What follows belongs to an exercise in optimizing a design on an open flow for small area; a production flow would make more cautious choices.
The RTL was checked by simulation tests, not by an equivalence proof against the original design.
Not every run is shown, and edits may drop behaviour that the tests do not exercise.

$ cat flow/run.sh
#!/bin/bash
# synth_recipe.tcl (not shown) runs the flow's synth.tcl, then flattens the netlist and writes it again
# the make line also repeats each setting of config.mk as NAME=value (left out here)
make -C /OpenROAD-flow-scripts/flow DESIGN_CONFIG=/design/flow/config.mk WORK_HOME=/design/flow/orfs CLKGATE_MAP_FILE= SYNTH_SCRIPT=/design/flow/synth_recipe.tcl finish
$ cat flow/config.mk
export PLATFORM = sky130hd
export DESIGN_NAME = PongGame
export DESIGN_NICKNAME = PongGame
export VERILOG_FILES = /design/flow/design.v
export SDC_FILE = /design/flow/constraint.sdc
export NUM_CORES = 4
export LEC_CHECK = 0
export CAP_MARGIN = 20
export CORE_MARGIN = 2
export CORE_UTILIZATION = 40
export SLEW_MARGIN = 20
$ cat flow/constraint.sdc
create_clock -name core_clock -period 10.0 [get_ports {CLOCK_50}]
set_input_delay 2.0000 -clock core_clock [delete_from_list [all_inputs] [get_ports {CLOCK_50}]]
set_output_delay 2.0000 -clock core_clock [all_outputs]
set_load 0.01 [all_outputs]
$ cat flow/design.v
module slowClock #(parameter N = 20)
(
	input	 logic	Clock,
	input  logic	Reset,
	output logic	Enable
);
	logic [N-1:0] Count;
	always_ff @(posedge Clock, posedge Reset)
	begin
		if( Reset )
			begin
				Count <= 0;
				Enable <= 0;
			end
		else
			begin
				Count <= Count + 1;
				Enable <= ~| Count;
			end
	end
endmodule
module Divider
#(										 
	dividerTop = 10,				 
	dividerLeft = 10,				 
	dividerWidth = 10,			 
	dividerHeight = 900,			 
	screenWidth = 800,			 
	screenHeight = 600  			 
)
(
	input logic [9:0] yPosition,		 
	input logic [10:0] xPosition,		 
	output logic DrawDivider				 
);	
	logic [10:0] top;
	logic [10:0] bottom;
   	logic [10:0] left;
	logic [10:0] right;
	assign left = dividerLeft;							 
	assign top = dividerTop;							 
	assign right = dividerLeft+ dividerWidth;		 
	assign bottom = dividerTop + dividerHeight;	 
   assign DrawDivider = ((xPosition > left) & (xPosition < right) & (yPosition > top) & (yPosition < bottom)) ? 1 : 0;
endmodule
module Paddle
#(
	paddleTop = 10,			 
   paddleLeft = 10,			 
	paddleWidth = 50,			 
	paddleHeight = 150,		 
	screenWidth = 800,		 
	screenHeight = 600	    
	)
	(
	input Clock,							 
	input Enable,						 
	input Reset,
	input logic upPaddle,
	input logic downPaddle,			 
	input logic [9:0] yPosition,	 
	input logic [10:0] xPosition,	 
	output logic [10:0] topPaddle,
	output logic [10:0] bottomPaddle,
	output logic [10:0] leftPaddle,						
	output logic [10:0] rightPaddle,		
	output logic drawPaddle			 
);
	logic [10:0] top;
	logic [10:0] bottom;
	logic [10:0] left;
	logic [10:0] right;
	logic [10:0] yPaddle;
	logic [10:0] xPaddle;
	assign top = yPaddle;							 
	assign left = xPaddle;							 
	assign right= xPaddle + paddleWidth;		 
	assign bottom = yPaddle + paddleHeight;	 
	always_ff @(posedge Clock)
	begin
	if( Reset == 1 )	
   begin                           		 
		xPaddle <= paddleLeft;				
		yPaddle <= paddleTop;
		topPaddle <= paddleTop;
		bottomPaddle <= paddleTop + paddleHeight;
		leftPaddle <= paddleLeft;
		rightPaddle <= paddleLeft + paddleWidth;
	end			
	else if( Enable )
   begin				  							 
	if ((yPaddle > '0) && (upPaddle == 1))
		yPaddle <= yPaddle - 1 ;
	else if ((yPaddle <= 449) && (downPaddle == 1))	
		yPaddle <= yPaddle + 1;
	else 
		yPaddle <= yPaddle;
	topPaddle <= top;
	bottomPaddle <= bottom;
	leftPaddle <= left;
	rightPaddle <= right;
	end
	end
	assign drawPaddle = ((xPosition > leftPaddle) & (xPosition < rightPaddle) & (yPosition > topPaddle) & (yPosition < bottomPaddle)) ? 1 : '0;
endmodule
module ball
#(								 
	oLeft = 10,				 
	oTop = 10,				 
	oHeight = 20,			 
	oWidth = 20,			 
	screenWidth = 800,			 
	screenHeight = 600,			 
	xDirMove = 1,			 
	yDirMove = 1			 
)
(
	input Clock,						 
	input Enable,						 
	input Reset,						 
	input  logic [10:0] xPosition,		 
	input  logic [ 9:0] yPosition,      
	input logic [10:0] leftPlaneR,
	input logic [10:0] rightPlaneR,
	input logic [10:0] bottomPlaneR,
	input logic [10:0] topPlaneR,
	input logic [10:0] leftPlaneL,
	input logic [10:0] rightPlaneL,
	input logic [10:0] bottomPlaneL,
	input logic [10:0] topPlaneL,
	output logic drawBall			 
);
	logic [10:0] leftBall;						
	logic [10:0] rightBall;						
	logic [10:0] topBall;
	logic [10:0] bottomBall;
	logic [10:0] ballX;
	logic [10:0] ballY;
	logic xdir;
	logic ydir;	
	assign leftBall = ballX;						 
	assign rightBall = ballX + oWidth;		    
	assign topBall = ballY;						 
	assign bottomBall = ballY + oHeight;		 
	always_ff @(posedge Clock)
	begin
		if( Reset == 1 )						 
		begin									 
			ballX <= oLeft;			
			ballY <= oTop;
			xdir <= xDirMove;
			ydir <= yDirMove;
		end
		else if( Enable )
		begin
		ballX <= (xdir == 1) ? ballX + 1 : ballX - 1;	 
		ballY <= (ydir == 1) ? ballY + 1 : ballY - 1;	 
		if( topBall  <= 1 )                                 
				ydir <= 1;
		if ( bottomBall >= screenHeight )
				ydir <= '0;
		if( leftBall <= 1 )                                  
		begin 
			xdir <= 1;
			ydir<= 1;
			ballX <= oLeft;
			ballY <= oTop;
		end
      if( rightBall >= screenWidth )
		begin
		   xdir <= '0;
			ydir<= '0;
		   ballX <= oLeft;
			ballY <= oTop;
		end
		if ((rightBall >= leftPlaneR) & (rightBall <= rightPlaneR)  & (bottomPlaneR > topBall) & (topPlaneR < bottomBall))
			ydir <= '0;
		if ((leftBall <= rightPlaneL) & (leftBall >= leftPlaneL) & ( topBall<bottomPlaneL ) & ( bottomBall > topPlaneL))
			ydir <= '0;
		if ( (rightBall >= leftPlaneR) & (rightBall <= rightPlaneR) & (topPlaneR < topBall) & (bottomPlaneR > topBall))
			ydir <= 1;
		if ((leftBall <= rightPlaneL) & (leftBall >= leftPlaneL) & (bottomBall >= bottomPlaneL) & (topBall<= bottomPlaneL))
			ydir <= 1;		
		if ((bottomBall <= bottomPlaneR) & (topBall >= topPlaneR) &  (rightBall == leftPlaneR))
			xdir <= '0;
		if ((topBall >= topPlaneL) &  (leftBall == rightPlaneL) & (bottomBall <= bottomPlaneL))
			xdir <= 1;		
		end
	end
	assign drawBall = ((xPosition > leftBall) & (yPosition > topBall) & (xPosition < rightBall) & (yPosition < bottomBall) ) ? 1 : '0;
endmodule
module VgaController 
(
 input logic Clock,
 input logic Reset,
 output logic vSync_n,
 output logic hSync_n,
 output logic sync_n,
 output logic blank_n,
 output logic [9:0] nextY,
 output logic [10:0] nextX
 );
 logic [10:0] hCount;
 logic [9:0] vCount;
 always_ff@(posedge Clock, posedge Reset)
 begin
 if(Reset)
	begin
		hCount <= 0;
		vCount <= 0;
	end
 else if (hCount > 1039)
	begin
		hCount <= 0;
		vCount <= vCount + 1;
	end
 else if (vCount > 665)
	vCount <= 0;
 else
	hCount <= hCount + 1;
 end
 always_comb
	begin
		if (hCount < 800)
			nextX = hCount;
		else
			nextX = 0;
		if (vCount < 600)
			nextY = vCount;
		else
			nextY = 0;
		if((hCount >= 800) || (vCount >= 600))
			blank_n = 0;
		else
			blank_n = 1;
		if((hCount >= 856) && (hCount < 976))
			hSync_n = 0;
		else
			hSync_n = 1;
		if((vCount >= 637) && (hCount < 643))
			vSync_n = 0;
		else
			vSync_n = 1;
		if((hCount >= 856 && hCount < 976) || (vCount >= 637 && vCount < 643))
			sync_n = 0;
		else
			sync_n = 1;
	end 
 endmodule
module PongGame
(
	input CLOCK_50,
	input [3:0] KEY,
	input [9:0] SW,
	output logic VGA_BLANK_N,
	output logic VGA_SYNC_N,
	output logic VGA_HS,
	output logic VGA_VS,
	output logic [ 7:0] VGA_R,
	output logic [ 7:0] VGA_G,
	output logic [ 7:0] VGA_B
);
	logic [10:0] xPosition;			 
	logic [ 9:0] yPosition;			 
	logic [10:0] leftPlaneL;
	logic [10:0] rightPlaneL;
	logic [10:0] topPlaneL;
	logic [10:0] bottomPlaneL;
	logic [10:0] leftPlaneR;
	logic [10:0] rightPlaneR;
	logic [10:0] topPlaneR;
	logic [10:0] bottomPlaneR;
	logic drawBall;
	logic pix_stb;					 
	logic DrawDivider;
	VgaController vgaDisplay
	(
		.Clock(CLOCK_50),
		.Reset(SW[9]),
		.blank_n(VGA_BLANK_N),
		.sync_n(VGA_SYNC_N),
		.hSync_n(VGA_HS),
		.vSync_n(VGA_VS),
		.nextX(xPosition),
		.nextY(yPosition)
	);
	slowClock #(10) tick(CLOCK_50, SW[9], pix_stb);
	ball #(.oLeft(390), .oTop(290)) BallObj
	(
		.Clock(CLOCK_50),
		.Enable(pix_stb),
		.Reset(SW[9]),
		.xPosition(xPosition),
		.yPosition(yPosition),
		.drawBall(drawBall),
		.topPlaneL(topPlaneL),
		.topPlaneR(topPlaneR),
		.bottomPlaneL(bottomPlaneL),
		.bottomPlaneR(bottomPlaneR),
		.leftPlaneL(leftPlaneL),
		.leftPlaneR(leftPlaneR),
		.rightPlaneL(rightPlaneL),
		.rightPlaneR(rightPlaneR)
	);
logic drawPaddle_L;
	Paddle #(.paddleLeft(30), .paddleTop(225)) paddle_LObj
	(
		.Clock(CLOCK_50),
		.Enable(pix_stb),
		.Reset(SW[9]),
		.downPaddle(~KEY[3]),
      .upPaddle(~KEY[2]),
		.yPosition(yPosition),
		.xPosition(xPosition),
		.drawPaddle(drawPaddle_L),
		.bottomPaddle(bottomPlaneL),
		.topPaddle(topPlaneL),
		.rightPaddle(rightPlaneL),
		.leftPaddle(leftPlaneL)
	);
	logic drawPaddle_R;
	Paddle #(.paddleLeft(720), .paddleTop(225)) paddle_RObj
	(
		.Clock(CLOCK_50),
		.Enable(pix_stb),
		.Reset(SW[9]),
		.downPaddle(~KEY[1]),
      .upPaddle(~KEY[0]),
		.yPosition(yPosition),
		.xPosition(xPosition),
		.drawPaddle(drawPaddle_R),
		.bottomPaddle(bottomPlaneR),
		.topPaddle(topPlaneR),
		.rightPaddle(rightPlaneR),
		.leftPaddle(leftPlaneR)
	);
	Divider #(.dividerLeft(300), .dividerTop(300)) DividerObj
	(
		.yPosition(yPosition),
		.xPosition(xPosition),
		.DrawDivider(DrawDivider)
	);
	always_comb
	begin
	if( drawBall )													 
	{VGA_R, VGA_G, VGA_B} = {8'hFF, 8'hFF, 8'hFF};
	else if( drawPaddle_R )														
		{VGA_R, VGA_G, VGA_B} = {8'hEF, 8'h2F, 8'h2F};	 
	else if ( drawPaddle_L ) 
		{VGA_R, VGA_G, VGA_B} = {8'h07, 8'h37, 8'hF7};   
	else if( DrawDivider )										 
		{VGA_R, VGA_G, VGA_B} = {8'hFF, 8'hFF, 8'hFF};
	else
		{VGA_R, VGA_G, VGA_B} = {8'h00, 8'h00, 8'h00};	 
	end
endmodule
==> run_1/port_trees.png <==
Scale bar: 50 um.
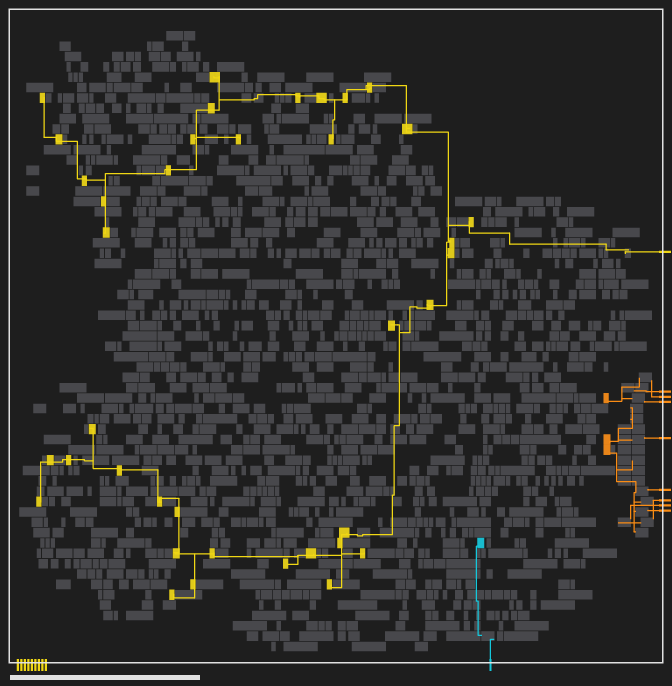
[orange] VGA_B | direction: output | edge: right | end cells: 3 | buffers: 8 | wire: 126 um
[yellow] SW | direction: input | edge: 9 bottom, 1 right | end cells: 39 | buffers: 1 | wire: 602 um
[cyan] VGA_VS | direction: output | edge: bottom | end cells: 1 | buffers: 1 | wire: 32.3 um

==> run_1/m1.png <==
Supply wires on this layer in grey.
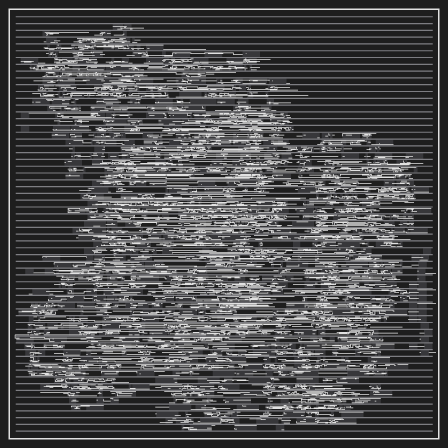
nets with wire on the layer: 1477
share of all routed wire: 50%
main direction: horizontal
met1 usage: 30.1%
aggregate routed wire length: 30.1 mm
Vias: 9731

==> run_1/class_map.png <==
Scale bar: 50 um.
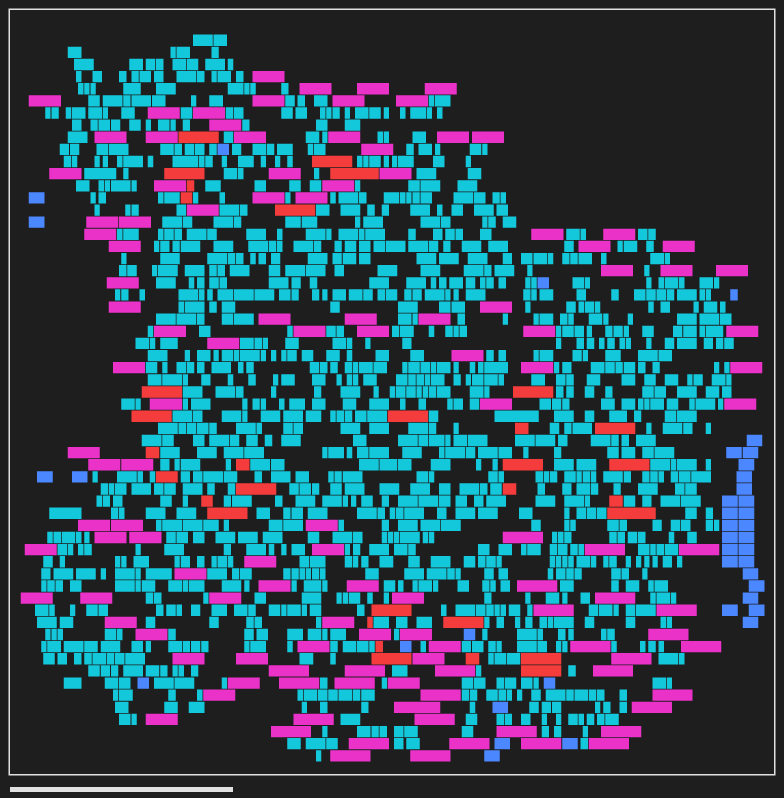
[blue] remaining buffers and delay cells | cells: 39 | share of their area: 3.1%
[magenta] registers | cells: 120 | share of their area: 22%
[cyan] remaining logic cells | cells: 1204 | share of their area: 70%
[red] clock drivers and dummy loads | cells: 32 | share of their area: 5.1%
final instance area: 12300 um2
row count: 61
Core Util, Final: 44.4%
Seq/total area: 20.9%
core area: 27700 um2

## run 1: per-stage QoR
step	hold WS, ns	utilization [%]
finish	0.459	44.4
global route	0.495	44.4
CTS	0.466	44.4
detailed placement	0.454	42.2
global placement	0.451	42.1
floorplan	0.433	-
## run 1: cell usage in the layout (no fill, tap or decap), types with 22 or more instances in the layout
| cell type | instances |
|---|---|
| ha_1 | 192 |
| nand2_1 | 125 |
| nor2_1 | 117 |
| inv_1 | 106 |
| dfxtp_1 | 88 |
| a21oi_1 | 84 |
| o21ai_0 | 73 |
| xnor2_1 | 64 |
| nand3_1 | 44 |
| o211ai_1 | 39 |
| clkdlybuf4s50_1 | 32 |
| dfrtp_1 | 31 |
| a21o_1 | 24 |
| xor2_1 | 23 |
| nand4_1 | 23 |
| nor2b_1 | 22 |
## run 1: sequential cells by signal (all words and copies together) (netlist names), 11 cells and up
register and cells:
paddle_RObj.topPaddle 11, paddle_LObj.topPaddle 11, BallObj.ballX 11, BallObj.ballY 11
vgaDisplay.hCount 11, paddle_RObj.yPaddle 11, paddle_LObj.yPaddle 11
==> key figures, run 1 <==
Synthesis
  • Seq/Total Area, Yosys: 22.9%
  • Largest family of logic cells by synthesized area: adder cells
  • Seq cells post-synth: 120
  • Yosys top cell area share: 21.4%
  • Synth Area in Compound Gates: 18.9%
  • Cell type with the largest total area after synthesis: ha_1
  • Cell Area, Synth: 11200 um2
  • Synthesized-area fraction occupied by adder cells: 22.1%
  • Yosys warnings: 6
  • Post-Synth XOR/XNOR Area: 6.80%
  • Post-synthesis cell count: 1399
  • Synth cell types: 74
  • Share of synthesized registers carrying an async set or reset: 26.7%
  • Synth area leaders: ha_1 21%, dfxtp_1 16%, dfrtp_1 7.1%
  • Post-synthesis average cell area: 8.01 um2
  • Post-synthesis mux area share: 1.99%
  • Post-synth EDFFs: 0
  • Post-synth top cells: 192 x ha_1, 125 x nand2_1, 117 x nor2_1
  • Synth Flop Type: dfxtp_1

Clocking
  • Reg clk slew, reported paths: 0.06 ns
  • H-tree depth: 4
  • Post-CTS Resized: 0
  • # hold bufs at CTS: 0
  • Clock latency at the later pin of the worst-skew pair: 0.43 ns
  • CTS tree: built
  • Clk buf depth: 2
  • TritonCTS Buffers: 17
  • Clock root cell: clkbuf_16
  • Clock sink count: 120
  • Post-CTS Setup Repair Bufs: 0

Critical path
  • CP peak stage delay: 0.68 ns
  • Worst Path Class, Setup: reg -> out
  • Crit path max fanout: 11
  • R2R Path Start: BallObj.ballY[2]
  • R2R cell count: 12
  • Reg2reg setup slack: 6.11 ns
  • CP required: 8.00 ns
  • Most used cell, CP: o21ai_0
  • Crit path arrival time: 4.93 ns
  • CP max stage cell: a21oi_1
  • Buf+Inv Stages, Crit Path: 1
  • Worst Setup SP: vgaDisplay.vCount[7]
  • Critical path depth: 13
  • R2R Path End: BallObj.ydir
  • Worst Setup EP: VGA_B[1]
  • Nature of the critical path endpoint: primary output
  • Startpoint Class: flip-flop
  • Crit path max-delay family: compound AO/OA/AOI/OAI gates
  • Critical-path cell list: nor2_1 > o21ai_0 > a21oi_1 > ha_1 > nor2b_1 > o21a_1 > o21ai_0 > nand2b_1 > maj3_1 > a2111oi_0 > or4_1 > nand3_1 > clkdlybuf4s50_1

Worst hold path
  • Hold Path Depth: 1
  • Hold Crit Start: tick.Count[9]
  • Worst hold path endpoint: tick.Count[9]
  • Hold crit path type: reg -> reg

Global route
  • Met3 usage: 3.20%
  • Tot GR Track Use: 21.1%
  • Initial antenna violation count: 0
  • Largest net degree at the start of global routing: 65
  • Met2 Usage GRT: 32.8%
  • GR peak layer: met2
  • Congestion Overflow GR: 0
  • Vias in the first global route: 8916
  • First-pass GRT wire length: 48.6 mm

Detailed routing
  • Via-to-Cell Ratio: 5.49
  • Pre-antenna DRT Iters: 5
  • Iteration-0 DRC Markers: 690
  • Wire per inst: 17.0 um
  • Remaining DRCs: 0
  • Max layer used: met4
  • Antenna Nets Post-Route: 0
  • Met1 wire length: 15.0 mm
  • Metal3 WL: 1.50 mm

Place
  • Placed insts: 1741
  • Placed Area: 11700 um2
  • GPL Wtd Cong: 0.934
  • DP Wirelength: 22.7 mm
  • I/O Buffers: 33
  • Pre-CTS setup slack: 3.42 ns

Cells and area
  • Fraction of layout instances using a drive strength above 1: 3.73%
  • NumNets Final: 1591
  • Area Overhead vs Synth: 9.78%
  • Layout Cells excl Fill: 1773
  • Number of sequential cells: 120
  • Max-area cell class: multi-input gates
  • Multi-input logic portion of the cell area: 64.1%
  • Inverter count: 108
  • Fillcell total: 2771
  • Area of the multi-input gates: 7880 um2
  • Data buffer area share: 3.01%
  • Comb_multi_in: 1096
  • Antenna diodes: 0
  • Non-clk bufs: 39
  • Storage cell area: 2570 um2
  • Clkbuf count: 20

Die
  • IO Pins: 43
  • Initial Util: 40.4%
  • Tap cells: 378
  • Die Width: 171 um
  • Die H: 171 um
  • Die Area: 29400 um2

STA
  • Slew @ Worst Pin: 1.04 ns
  • FMAX: 144 MHz
  • Worst Clk Skew: 0.0103 ns
  • RSZ-0062 raised after global routing: no
  • Slew headroom: 30.6%
  • Final setup TNS: 0 ns
  • Fin. Hold Viols: 0
  • Final setup fails: 0
  • Final worst setup slack: 3.07 ns

Status
  • Run status: complete, no violations

Flow run
  • Max-capacitance violation count: 0
--- run 2 (changed files replaced; the others as in run 1) ---
==> flow/design.v <==
module slowClock #(parameter N = 20)
(
	input  logic Clock,
	input  logic Reset,
	output logic Enable
);
	logic [N-1:0] Count;
	logic [N-1:0] CountInc;
	RippleInc #(N) add (.q(Count), .en(1'b1), .d(CountInc));
	always_ff @(posedge Clock, posedge Reset)
	begin
		if (Reset)
			Count <= 0;
		else
			Count <= CountInc;
	end
	assign Enable = Count == 1;
endmodule
module RippleInc #(parameter W = 8)
(
	input  logic [W-1:0] q,
	input  logic         en,
	output logic [W-1:0] d
);
	logic [W:0] t;
	assign t[0] = en;
	genvar i;
	for (i = 0; i < W; i++) begin : g
		assign d[i]   = q[i] ^ t[i];
		assign t[i+1] = q[i] & t[i];
	end
endmodule
module RippleUpDown #(parameter W = 8)
(
	input  logic [W-1:0] q,
	input  logic         en,
	input  logic         dn,
	output logic [W-1:0] d
);
	logic [W:0] t;
	assign t[0] = en;
	genvar i;
	for (i = 0; i < W; i++) begin : g
		assign d[i]   = q[i] ^ t[i];
		assign t[i+1] = (q[i] ^ dn) & t[i];
	end
endmodule
module RippleSub #(parameter W = 8)
(
	input  logic [W-1:0] a,
	input  logic [W-1:0] b,
	input  logic         cin,
	output logic [W-1:0] s,
	output logic         cout
);
	logic [W:0] c;
	assign c[0] = cin;
	genvar i;
	for (i = 0; i < W; i++) begin : g
		assign s[i]   = a[i] ^ ~b[i] ^ c[i];
		assign c[i+1] = (a[i] & ~b[i]) | (c[i] & (a[i] ^ ~b[i]));
	end
	assign cout = c[W];
endmodule
module Divider
(
	input  logic [9:0]  yPosition,
	input  logic [10:0] xPosition,
	output logic        DrawDivider
);
	assign DrawDivider = xPosition >= 11'd301 && xPosition <= 11'd309 && yPosition >= 10'd301;
endmodule
module Paddle
#(
	paddleTop = 225
)
(
	input  logic       Clock,
	input  logic       Enable,
	input  logic       Reset,
	input  logic       upPaddle,
	input  logic       downPaddle,
	output logic [8:0] topPaddle
);
	logic movedUp, movedDown;
	logic atTop, atBottom;
	assign atTop = (topPaddle == 9'd0 && !movedUp && !movedDown) || (topPaddle == 9'd1 && movedUp);
	assign atBottom = (topPaddle >= 9'd449 && movedDown) || (topPaddle >= 9'd450 && !movedUp);
	logic [8:0] topNext;
	RippleUpDown #(9) step (.q(topPaddle), .en(Enable & (movedUp | movedDown)), .dn(movedUp), .d(topNext));
	always_ff @(posedge Clock)
	begin
		if (Reset)
		begin
			topPaddle <= paddleTop;
			movedUp   <= 0;
			movedDown <= 0;
		end
		else
		begin
			topPaddle <= topNext;
			if (Enable)
			begin
				movedUp   <= !atTop && upPaddle;
				movedDown <= !(!atTop && upPaddle) && !atBottom && downPaddle;
			end
		end
	end
endmodule
module ball
#(
	oLeft = 390,
	oTop = 290
)
(
	input  logic        Clock,
	input  logic        Enable,
	input  logic        Reset,
	input  logic [8:0]  topPlaneL,
	input  logic [8:0]  topPlaneR,
	output logic [9:0]  ballX,
	output logic [10:0] ballY
);
	logic xdir, ydir;
	logic atLeft, atRight;
	assign atLeft  = ballX[9:1] == 9'd0;                                   
	assign atRight = ballX[9] & ballX[8] & ballX[3] & ballX[2];            
	logic zoneR, zoneL, faceR, faceL;
	assign zoneR = ballX >= 10'd700 && ballX <= 10'd750;
	assign zoneL = ballX >= 10'd30 && ballX <= 10'd80;
	assign faceR = ballX == 10'd700;
	assign faceL = ballX == 10'd80;
	logic [8:0]  pTop;
	logic [11:0] d;
	logic        dc;
	assign pTop = ballX[9] ? topPlaneR : topPlaneL;
	RippleSub #(12) sub (.a({1'b0, ballY}), .b({3'b0, pTop}), .cin(1'b1), .s(d), .cout(dc));
	logic wrapB;                          
	assign wrapB = ballY >= 11'd2028;
	logic dNeg, dPos, dLt150, dLe150, dGeM19, dLe130, dGe130;
	assign dNeg   = d[11];
	assign dPos   = !d[11] && d != 12'd0;
	assign dLt150 = d[11] || d[10:0] < 11'd150;
	assign dLe150 = d[11] || d[10:0] <= 11'd150;
	assign dGeM19 = !d[11] || d[10:0] >= 11'd2029;
	assign dLe130 = d[11] || d[10:0] <= 11'd130;
	assign dGe130 = !d[11] && d[10:0] >= 11'd130;
	logic hitTopSide, hitBottomSide, hitLeftBottom, hitFace;
	assign hitTopSide    = dLt150 && dGeM19;                   
	assign hitBottomSide = dPos && dLt150;                     
	assign hitLeftBottom = dGe130 && dLe150;                   
	assign hitFace       = !dNeg && (dLe130 || wrapB);         
	logic atCeil, atFloor;
	assign atCeil  = ballY[10:1] == 10'd0;                     
	assign atFloor = ballY >= 11'd580 && ballY < 11'd2028;     
	logic ydirNext, xdirNext;
	always_comb
	begin
		ydirNext = ydir;
		xdirNext = xdir;
		if (atCeil)  ydirNext = 1;
		if (atFloor) ydirNext = 0;
		if (atLeft)  begin xdirNext = 1; ydirNext = 1; end
		if (atRight) begin xdirNext = 0; ydirNext = 0; end
		if ((zoneR || zoneL) && hitTopSide) ydirNext = 0;
		if (zoneR && hitBottomSide) ydirNext = 1;
		if (zoneL && hitLeftBottom) ydirNext = 1;
		if (faceR && hitFace) xdirNext = 0;
		if (faceL && hitFace) xdirNext = 1;
	end
	logic        recentre;
	logic [9:0]  xStep;
	logic [10:0] yStep;
	assign recentre = atLeft | atRight;
	RippleUpDown #(10) xs (.q(ballX), .en(Enable), .dn(!xdir), .d(xStep));
	RippleUpDown #(11) ys (.q(ballY), .en(Enable), .dn(!ydir), .d(yStep));
	always_ff @(posedge Clock)
	begin
		if (Reset || (Enable && recentre))
		begin
			ballX <= oLeft;
			ballY <= oTop;
		end
		else
		begin
			ballX <= xStep;
			ballY <= yStep;
		end
		if (Reset)
		begin
			xdir <= 1;
			ydir <= 1;
		end
		else if (Enable)
		begin
			xdir <= xdirNext;
			ydir <= ydirNext;
		end
	end
endmodule
module VgaController
(
	input  logic        Clock,
	input  logic        Reset,
	output logic        vSync_n,
	output logic        hSync_n,
	output logic        sync_n,
	output logic        blank_n,
	output logic [10:0] hCount,
	output logic [9:0]  vCount
);
	logic hWrap, vWrap;
	assign hWrap = hCount[10] & hCount[4];
	assign vWrap = vCount[9] & vCount[7] & vCount[4] & vCount[3] & vCount[1];
	logic [10:0] hInc;
	logic [9:0]  vInc;
	RippleInc #(11) hAdd (.q(hCount), .en(1'b1),  .d(hInc));
	RippleInc #(10) vAdd (.q(vCount), .en(hWrap), .d(vInc));
	always_ff @(posedge Clock)
	begin
		hCount <= (Reset | hWrap | vWrap) ? 11'd0 : hInc;
		vCount <= (Reset | vWrap) ? 10'd0 : vInc;
	end
	logic hVis, vVis, hSync, vSyncBand;
	assign hVis = ~(hCount[10] | (hCount[9] & hCount[8] & (hCount[7] | hCount[6] | hCount[5])));   
	assign vVis = ~(vCount[9] & (vCount[8] | vCount[7] | (vCount[6] & (vCount[5] | (vCount[4] & vCount[3])))));   
	assign hSync = (hCount >= 11'd856) && (hCount < 11'd976);
	assign vSyncBand = (vCount >= 10'd637) && (vCount < 10'd643);
	assign blank_n = hVis & vVis;
	assign hSync_n = ~hSync;
	assign vSync_n = ~((vCount >= 10'd637) && (hCount < 11'd643));
	assign sync_n  = ~(hSync | vSyncBand);
endmodule
module PongGame
(
	input CLOCK_50,
	input [3:0] KEY,
	input [9:0] SW,
	output logic VGA_BLANK_N,
	output logic VGA_SYNC_N,
	output logic VGA_HS,
	output logic VGA_VS,
	output logic [ 7:0] VGA_R,
	output logic [ 7:0] VGA_G,
	output logic [ 7:0] VGA_B
);
	logic [10:0] hCount;
	logic [9:0]  vCount;
	logic        pix_stb;
	logic [8:0]  topL, topR;
	logic [9:0]  ballX;
	logic [10:0] ballY;
	VgaController vgaDisplay
	(
		.Clock(CLOCK_50),
		.Reset(SW[9]),
		.blank_n(VGA_BLANK_N),
		.sync_n(VGA_SYNC_N),
		.hSync_n(VGA_HS),
		.vSync_n(VGA_VS),
		.hCount(hCount),
		.vCount(vCount)
	);
	slowClock #(10) tick(CLOCK_50, SW[9], pix_stb);
	ball #(.oLeft(390), .oTop(290)) BallObj
	(
		.Clock(CLOCK_50),
		.Enable(pix_stb),
		.Reset(SW[9]),
		.topPlaneL(topL),
		.topPlaneR(topR),
		.ballX(ballX),
		.ballY(ballY)
	);
	Paddle #(.paddleTop(225)) paddle_LObj
	(
		.Clock(CLOCK_50),
		.Enable(pix_stb),
		.Reset(SW[9]),
		.downPaddle(~KEY[3]),
		.upPaddle(~KEY[2]),
		.topPaddle(topL)
	);
	Paddle #(.paddleTop(225)) paddle_RObj
	(
		.Clock(CLOCK_50),
		.Enable(pix_stb),
		.Reset(SW[9]),
		.downPaddle(~KEY[1]),
		.upPaddle(~KEY[0]),
		.topPaddle(topR)
	);
	logic [10:0] bx, by;
	logic        bxc, byc;
	RippleSub #(11) subBX (.a({1'b0, hCount[9:0]}), .b({1'b0, ballX}), .cin(1'b0), .s(bx), .cout(bxc));
	RippleSub #(11) subBY (.a({1'b0, vCount}), .b({1'b0, ballY[9:0]}), .cin(1'b0), .s(by), .cout(byc));
	logic drawBall;
	assign drawBall = !ballY[10] && bx <= 11'd18 && by <= 11'd18;
	logic [8:0]  pTop;
	logic [10:0] py;
	logic        pyc;
	assign pTop = hCount[9] ? topR : topL;
	RippleSub #(11) subPY (.a({1'b0, vCount}), .b({2'b0, pTop}), .cin(1'b0), .s(py), .cout(pyc));
	logic inPaddleRows, drawPaddle_R, drawPaddle_L;
	assign inPaddleRows = py <= 11'd148;
	assign drawPaddle_R = inPaddleRows && hCount >= 11'd721 && hCount <= 11'd769;
	assign drawPaddle_L = inPaddleRows && hCount >= 11'd31 && hCount <= 11'd79;
	logic DrawDivider;
	Divider DividerObj (.yPosition(vCount), .xPosition(hCount), .DrawDivider(DrawDivider));
	logic white, red, blue;
	assign white = VGA_BLANK_N && (drawBall || DrawDivider);
	assign red   = VGA_BLANK_N && !drawBall && drawPaddle_R;
	assign blue  = VGA_BLANK_N && !drawBall && drawPaddle_L;
	assign VGA_R = {8{white}} | {8{red}} & 8'hEF | {8{blue}} & 8'h07;
	assign VGA_G = {8{white}} | {8{red}} & 8'h2F | {8{blue}} & 8'h37;
	assign VGA_B = {8{white}} | {8{red}} & 8'h2F | {8{blue}} & 8'hF7;
endmodule
==> flow/config.mk <==
export PLATFORM = sky130hd
export DESIGN_NAME = PongGame
export DESIGN_NICKNAME = PongGame
export VERILOG_FILES = /design/flow/design.v
export SDC_FILE = /design/flow/constraint.sdc
export NUM_CORES = 4
export LEC_CHECK = 0
export CAP_MARGIN = 20
export CORE_MARGIN = 2
export CORE_UTILIZATION = 40
export CTS_BUF_LIST = sky130_fd_sc_hd__clkbuf_8
export SLEW_MARGIN = 20
==> key figures, run 2 <==
Status
  • Run status: complete, no violations

Global route
  • Congestion Overflow GR: 0
  • Met1 usage: 23.6%
  • Met2 Usage GRT: 28.0%
  • Met3 usage: 3.41%
  • Tot GR Track Use: 17.3%
  • Largest net degree at the start of global routing: 20
  • Initial antenna violation count: 0
  • GR peak layer: met2

Detailed routing
  • Max layer used: met4
  • Metal3 WL: 416 um
  • Aggregate routed wire length: 12.3 mm
  • Antenna Nets Post-Route: 0
  • Met1 wire length: 5.93 mm
  • Remaining DRCs: 0
  • Pre-antenna DRT Iters: 5
  • Via-to-Cell Ratio: 5.36
  • Vias: 4450

Place
  • Placed insts: 814
  • GPL Wtd Cong: 0.863
  • Placed Area: 5960 um2
  • DP Wirelength: 9.26 mm
  • I/O Buffers: 33

Critical path
  • Worst Setup EP: VGA_R[1]
  • Most used cell, CP: fa_1
  • Worst Setup SP: vgaDisplay.hCount[9]
  • R2R cell count: 19
  • Critical-path cell list: mux2i_1 > ha_1 > fa_1 > inv_1 > fa_1 > fa_1 > inv_1 > fa_1 > inv_1 > fa_1 > fa_1 > fa_1 > inv_1 > fa_1 > inv_1 > ha_1 > nor3_1 > o21ai_0 > a21oi_1 > o2111ai_1 > o21ai_0 > clkdlybuf4s50_1
  • Crit path arrival time: 6.93 ns
  • Startpoint Class: flip-flop
  • CP peak stage delay: 0.83 ns
  • CP required: 8.00 ns
  • Crit path max fanout: 16
  • R2R Path End: BallObj.ydir
  • CP max stage cell: dfxtp_1
  • Worst Path Class, Setup: reg -> out

Synthesis
  • Post-synthesis average cell area: 8.74 um2
  • Largest family of logic cells by synthesized area: simple AND/OR/NAND/NOR gates
  • Yosys top cell area share: 23.2%
  • Post-synth top cells: 66 x dfxtp_1, 53 x nor2_1, 51 x inv_1
  • Cell Area, Synth: 5690 um2
  • Cell type with the largest total area after synthesis: dfxtp_1
  • Synth Flop Type: dfxtp_1
  • Post-synthesis mux area share: 4.20%
  • Seq/Total Area, Yosys: 27.6%
  • Post-Synth XOR/XNOR Area: 6.93%
  • Synth Area in Compound Gates: 11.3%
  • Post-synth EDFFs: 0
  • Synthesized-area fraction occupied by adder cells: 19.7%

Cells and area
  • Most frequent cells in the layout: 66 x dfxtp_1, 53 x inv_1, 53 x nor2_1, 43 x nand2_1, 35 x ha_1
  • Antenna diodes: 0
  • Largest registers: BallObj.ballY (11), vgaDisplay.hCount (11)
  • Layout Cells excl Fill: 830
  • Most common cell after layout, fill and taps aside: dfxtp_1
  • Fraction of layout instances using a drive strength above 1: 4.77%
  • NumNets Final: 729

Worst hold path
  • Hold Path Depth: 1
  • Worst hold path endpoint: tick.Count[0]
  • Hold crit path type: reg -> reg

Clocking
  • H-tree depth: 3
  • Post-CTS Resized: 0
  • Clock root cell: clkbuf_8
  • Clock latency at the later pin of the worst-skew pair: 0.37 ns
  • TritonCTS Buffers: 9

STA
  • Fin. Hold Viols: 0
  • Slew headroom: 36.5%
  • RSZ-0062 raised after global routing: no
  • Worst Clk Skew: 0.0118 ns
  • Final setup TNS: 0 ns
  • Final worst setup slack: 1.07 ns
  • Slew @ Worst Pin: 0.943 ns
  • Hold_ws: 0.461 ns

Die
  • IO Pins: 43
  • Die Area: 15200 um2
  • Initial Util: 41.0%
[run 2: cell count changes in the layout (fill, tap and decap cells not counted), moves of 32 or more]
cell	before	now
inv_1	106	53
o21ai_0	73	30
nor2_1	117	53
xnor2_1	64	28
o211ai_1	39	3
nand2_1	125	43
ha_1	192	35
fa_1	2	34
a21oi_1	84	34
[run 2: cell families (layout without fill, tap and decap cells)]
group                      count (synthesis)  count (layout)
and+or+nand+nor                          231             231
buffers and inverters                    104             103
AOI/OAI and AO/OA                        103             103
DFF                                       76              76
adders and majority gates                 69              69
xor gates and xnor gates                  45              45
muxes                                     23              23
[run 2: critical path, delay by kind of cell, from the launching register on]
family | cells | cell delay, ns
AO/OA/AOI/OAI | 4 | 1.27
adder cells (fa/ha/maj) | 10 | 2.95
multiplexers | 1 | 0.34
AND/OR/NAND/NOR | 1 | 0.12
flip-flops | 1 | 0.83
buffers and inverters | 6 | 1.01
[run 2: cell type report]
cell class,count,area (um2)
Clock buffer,10,138
Clock inverter,6,32.5
Fill cell,1376,7750
Inverter,52,195
Multi-Input combinational cell,471,3620
Sequential cell,76,1570
Tap cell,180,225
Timing Repair Buffer,35,345
==> run_2/class_map.png <==
Scale bar: 20 um.
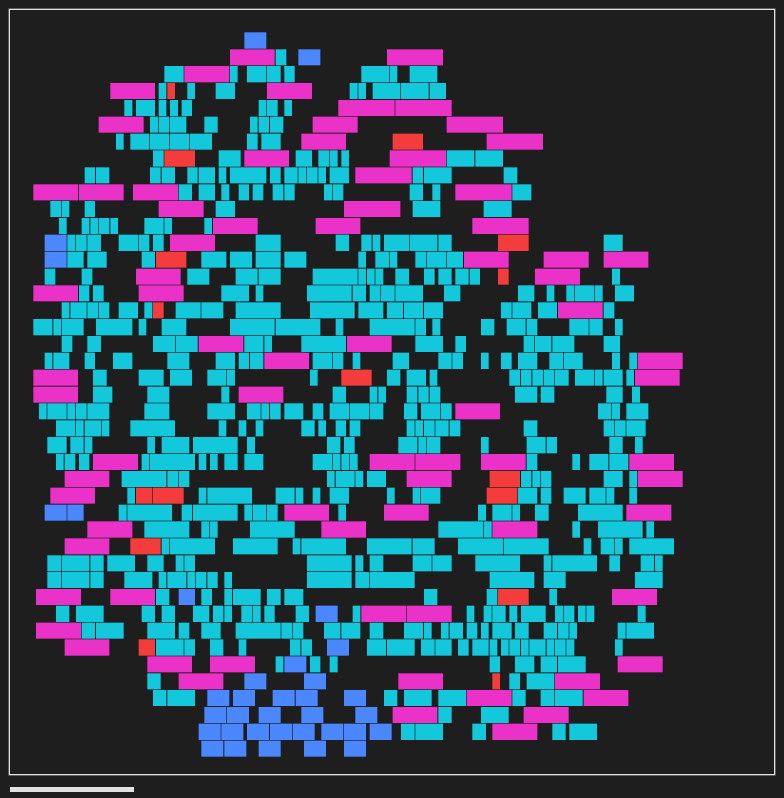
[blue] remaining buffers and delay cells | cells: 35 | share of their area: 5.8%
[magenta] registers | cells: 76 | share of their area: 27%
[cyan] remaining logic cells | cells: 523 | share of their area: 65%
[red] clock drivers and dummy loads | cells: 16 | share of their area: 2.9%
Seq/total area: 25.6%
row count: 43
core area: 13900 um2
final instance area: 6130 um2
Core Util, Final: 44.2%

==> run_2/port_trees.png <==
Scale bar: 20 um.
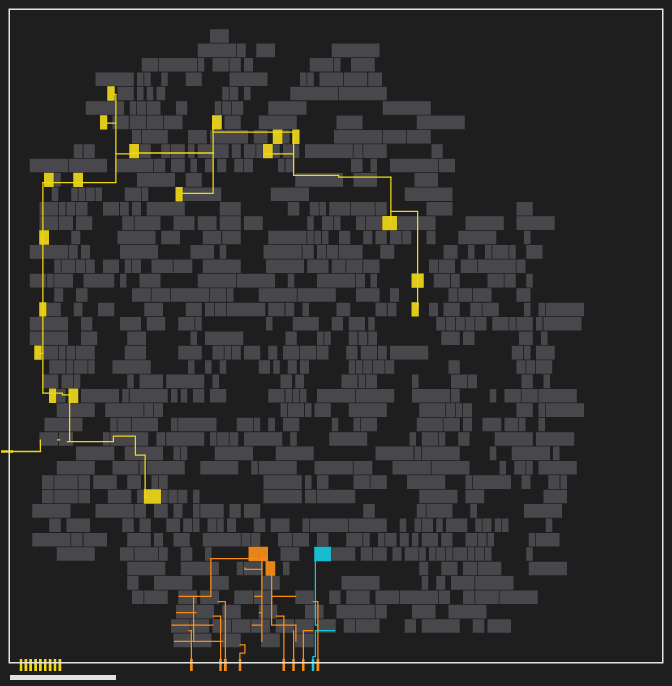
[orange] VGA_B | direction: output | edge: bottom | end cells: 3 | buffers: 8 | wire: 165 um
[cyan] VGA_VS | direction: output | edge: bottom | end cells: 1 | buffers: 1 | wire: 22.8 um

==> run_2/routed.png <==
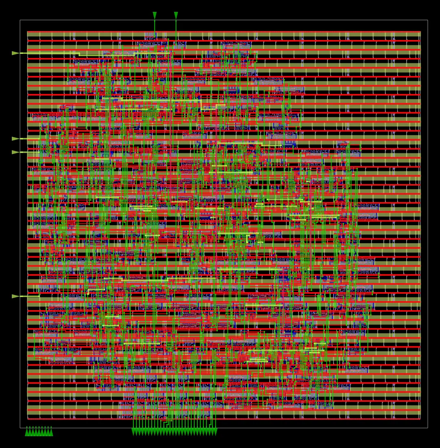
wire per inst: 14.8 um
met2 wire length: 5.75 mm

==> run 2 -> run 3 <==
--- a/flow/design.v
+++ b/flow/design.v
@@ -12,7 +12,12 @@
 		if (Reset)
-			Count <= 0;
+		begin
+			Count  <= 0;
+			Enable <= 0;
+		end
 		else
-			Count <= CountInc;
+		begin
+			Count  <= CountInc;
+			Enable <= ~|Count;
+		end
 	end
-	assign Enable = Count == 1;
 endmodule
@@ -218,6 +223,14 @@
 	RippleInc #(10) vAdd (.q(vCount), .en(hWrap), .d(vInc));
-	always_ff @(posedge Clock)
+	always_ff @(posedge Clock, posedge Reset)
 	begin
-		hCount <= (Reset | hWrap | vWrap) ? 11'd0 : hInc;
-		vCount <= (Reset | vWrap) ? 10'd0 : vInc;
+		if (Reset)
+		begin
+			hCount <= 0;
+			vCount <= 0;
+		end
+		else
+		begin
+			hCount <= (hWrap | vWrap) ? 11'd0 : hInc;
+			vCount <= vWrap ? 10'd0 : vInc;
+		end
 	end
--- a/flow/config.mk
+++ b/flow/config.mk
@@ -10,3 +10,2 @@
 export CORE_UTILIZATION = 40
-export CTS_BUF_LIST = sky130_fd_sc_hd__clkbuf_8
 export SLEW_MARGIN = 20
==> key figures, run 3 <==
Status
  • Run status: complete, no violations

Cells and area
  • Max-area cell class: multi-input gates
  • Largest registers: BallObj.ballY (11), vgaDisplay.hCount (11)
  • Fillcell total: 1434
  • Antenna diodes: 0
  • Clkbuf count: 9
  • Most common cell after layout, fill and taps aside: inv_1
  • Area Overhead vs Synth: 8.71%
  • Storage cell area: 1700 um2
  • Area of the multi-input gates: 3690 um2
  • Multi-input logic portion of the cell area: 57.0%
  • Number of sequential cells: 77
  • Inverter count: 56
  • Non-clk bufs: 35
  • Comb_multi_in: 465
  • Clk cell area share: 4.49%
  • Seq/total area: 26.3%
  • NumNets Final: 728
  • Most frequent cells in the layout: 55 x inv_1, 50 x nor2_1, 47 x nand2_1, 45 x dfxtp_1, 35 x ha_1
  • Data buffer area share: 5.34%
  • Fraction of layout instances using a drive strength above 1: 6.47%
  • Layout Cells excl Fill: 833

Synthesis
  • Yosys warnings: 4
  • Simple-gate share of the synthesized area: 20.2%
  • Synth area leaders: dfxtp_1 15%, dfrtp_1 13%, fa_1 11%
  • Post-synthesis average cell area: 9.05 um2
  • Synthesized-area fraction occupied by adder cells: 18.8%
  • Synth cell types: 73
  • Share of synthesized registers carrying an async set or reset: 41.6%
  • Post-Synth XOR/XNOR Area: 7.66%
  • Post-synthesis cell count: 657
  • Seq/Total Area, Yosys: 28.6%
  • Seq cells post-synth: 77
  • Post-synth EDFFs: 0
  • Cell Area, Synth: 5950 um2
  • Post-synth top cells: 55 x inv_1, 50 x nor2_1, 47 x nand2_1
  • Largest family of logic cells by synthesized area: simple AND/OR/NAND/NOR gates
  • Synth Flop Type: dfxtp_1
  • Yosys top cell area share: 15.1%
  • Cell type with the largest total area after synthesis: dfxtp_1
  • Most common cell in the synthesized netlist: inv_1
  • Synth Area in Compound Gates: 11.7%
  • Post-synthesis mux area share: 3.68%

Critical path
  • Most used cell, CP: fa_1
  • R2R Path Start: BallObj.ballX[9]
  • CP peak stage delay: 0.73 ns
  • Reg2reg setup slack: 4.63 ns
  • Worst Path Class, Setup: reg -> out
  • Worst Setup EP: VGA_B[2]
  • Crit path arrival time: 6.84 ns
  • Startpoint Class: flip-flop
  • Crit path max fanout: 11
  • R2R cell count: 19
  • Critical-path cell list: inv_1 > ha_1 > inv_1 > fa_1 > inv_1 > fa_1 > inv_1 > fa_1 > inv_1 > fa_1 > inv_1 > fa_1 > fa_1 > fa_1 > inv_1 > fa_1 > fa_1 > nand4bb_1 > nor4b_1 > nand4_1 > o31a_1 > o21ai_0 > clkdlybuf4s50_1
  • CP required: 8.00 ns
  • Nature of the critical path endpoint: primary output
  • R2R Path End: BallObj.ydir
  • CP max stage cell: o21ai_0
  • Worst Setup SP: BallObj.ballX[0]

Worst hold path
  • Hold Crit Start: tick.Count[8]
  • Hold crit path type: reg -> reg
  • Worst hold path endpoint: tick.Enable
  • Hold Path Depth: 1

STA
  • Fin. Hold Viols: 0
  • Minimum clock period: 8.84 ns
  • RSZ-0062 raised after global routing: no
  • Final Cycle Share: 88.4%
  • Slew @ Worst Pin: 0.916 ns
  • Slew headroom: 38.3%
  • Worst Clk Skew: 0.00683 ns
  • Final setup TNS: 0 ns
  • FMAX: 113 MHz
  • Final setup fails: 0
  • Slew Viols, Final: 0

Clocking
  • Clock latency at the later pin of the worst-skew pair: 0.35 ns
  • Post-CTS Resized: 0
  • CTS tree: built
  • Reg clk slew, reported paths: 0.06 ns
  • # hold bufs at CTS: 0
  • Clock root cell: clkbuf_16
  • TritonCTS Buffers: 9
  • Post-CTS Setup Repair Bufs: 0
  • H-tree depth: 3
  • Clk buf depth: 2
  • Clock sink count: 77

Die
  • Core area: 14500 um2
  • Row count: 44
  • Die Area: 15900 um2
  • Tap cells: 184
  • Die H: 126 um
  • Die Width: 126 um
  • IO Pins: 43
  • Initial Util: 40.9%

Global route
  • Congestion Overflow GR: 0
  • Vias in the first global route: 4651
  • Largest net degree at the start of global routing: 35
  • Initial antenna violation count: 0
  • First-pass GRT wire length: 22.4 mm
  • GR peak layer: met2
  • Met3 usage: 3.19%
  • Met2 Usage GRT: 27.9%

Detailed routing
  • Pre-antenna DRT Iters: 5
  • Met1 wire length: 6.04 mm
  • Max layer used: met4
  • Via-to-Cell Ratio: 5.47
  • Remaining DRCs: 0
  • Iteration-0 DRC Markers: 258
  • Antenna Nets Post-Route: 0

Place
  • DP Wirelength: 9.55 mm
  • GPL Wtd Cong: 0.826
  • I/O Buffers: 33
  • Placed insts: 817

Flow run
  • Max-capacitance violation count: 0
==> run 3: cell types whose count changed after synthesis, sizes merged, moves of 5 or more <==
cell and delta:
a21oi -8, buf +11, dfrtp +22, dfxtp -21, nand3 -5, nor3 +6
o21ai -8, or3 -9
==> run 3: critical path, delay by kind of cell, from the launching register on <==
| kind | cells | cell delay [ns] |
|---|---|---|
| and+or+nand+nor | 3 | 0.66 |
| AOI/OAI and AO/OA | 2 | 0.90 |
| buffers and inverters | 8 | 1.23 |
| adders and majority gates | 10 | 3.24 |
| DFF | 1 | 0.45 |
==> run 3: through the flow <==
step	utilization, %	instance area (um2)	setup slack (ns)	hold WS [ns]
6_report	44.5	6460	1.16	0.450
5_1_grt	44.5	6460	0.706	0.464
4_1_cts	44.5	6460	1.09	0.453
3_5_place_dp	42.5	6170	1.49	0.444
3_3_place_gp	42.5	6170	1.66	0.424
2_1_floorplan	-	5950	2.24	0.413
==> run_3/m1.png <==
Supply wires on this layer in grey.
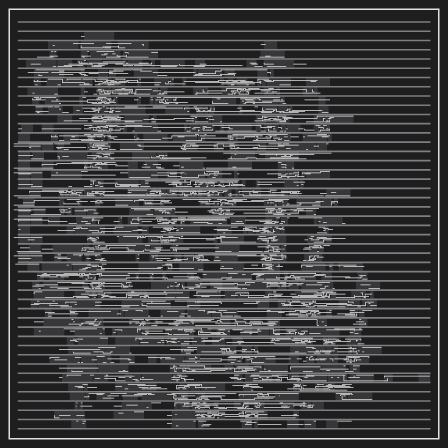
longest straight run: 34.0 um
wire length on this layer: 6040 um
main direction: horizontal
nets with wire on the layer: 666
share of all routed wire: 46%
met1 usage: 23.3%
Vias: 4557
aggregate routed wire length: 13.0 mm

==> run_3/class_map.png <==
Scale bar: 50 um.
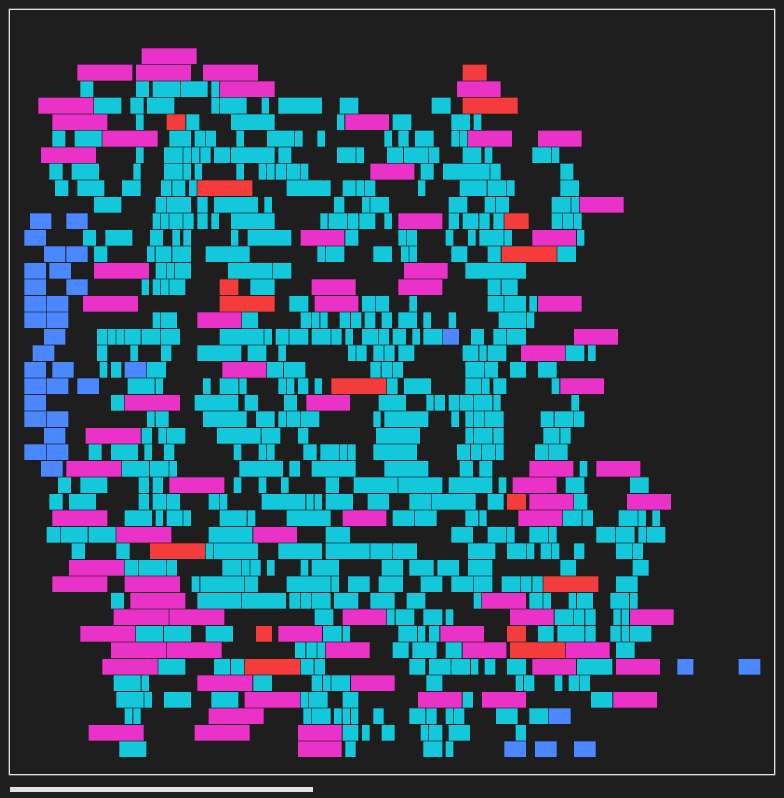
[cyan] remaining logic cells | cells: 521 | share of their area: 63%
[red] clock drivers and dummy loads | cells: 16 | share of their area: 4.7%
[blue] remaining buffers and delay cells | cells: 35 | share of their area: 5.5%
[magenta] registers | cells: 77 | share of their area: 27%

==> run_3/routed.png <==
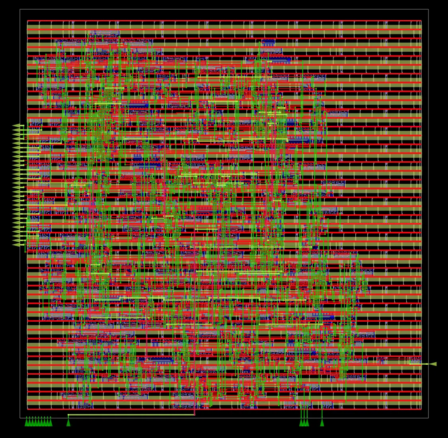
metal3 WL: 561 um
met2 wire length: 6.14 mm
wire per inst: 15.6 um
Tot GR Track Use: 17.5%


==> gallery <==
I/O pins on the die edge.
Pins as bars across the die edge, other pins in grey.
(a)
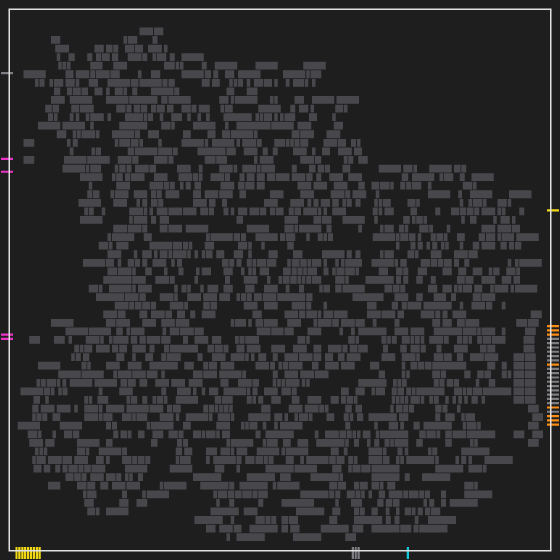
(b)
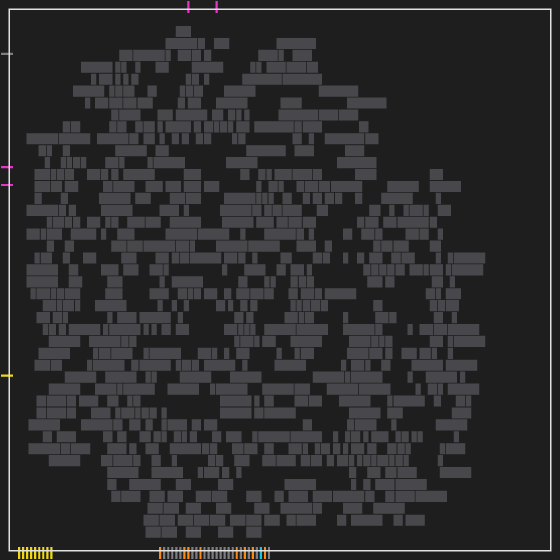
(c)
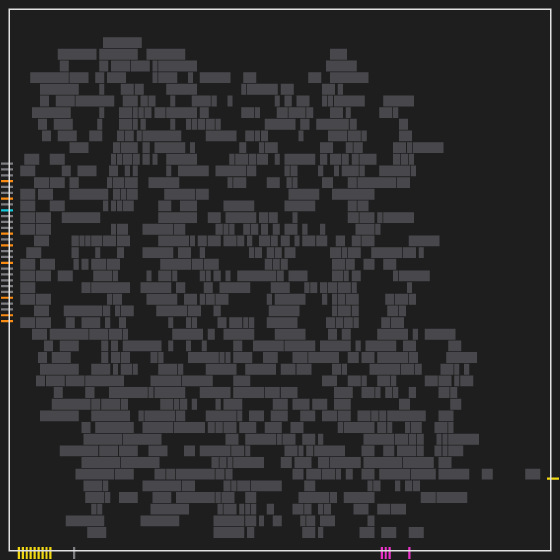
(c) -> run 3
(a) -> run 1
(b) -> run 2

Key to (c):
[orange] VGA_B | pins: 8 | direction: output | edge: left
[magenta] KEY | pins: 4 | direction: input | edge: bottom
[cyan] VGA_VS | pins: 1 | direction: output | edge: left

## static timing again, ports no longer ideal
How much do the figures lean on ideal ports? The routed layouts below were timed once more, with nothing changed but the port constraints. Step 1, drivers: a clkbuf_16 drives CLOCK_50 and a buf_2 each remaining input, both assumed. Step 2 also shifts input and output timing later by t, the mid clock arrival at the registers, as if the neighbouring blocks saw the same clock. Slacks: ideal / step 1 / step 2; pairs: ideal / step 1.
run	t, ns	setup slack, ns	hold slack, ns	worst register clock-pin slew, ns
run 1	0.479	3.067 / 3.014 / 3.494	0.459 / 0.459 / 0.459	0.07 / 0.07
run 2	0.400	1.072 / 1.037 / 1.436	0.461 / 0.461 / 0.461	0.08 / 0.08
run 3	0.387	1.158 / 1.122 / 1.509	0.450 / 0.450 / 0.450	0.07 / 0.07
After both steps setup and hold are still met in every run listed.
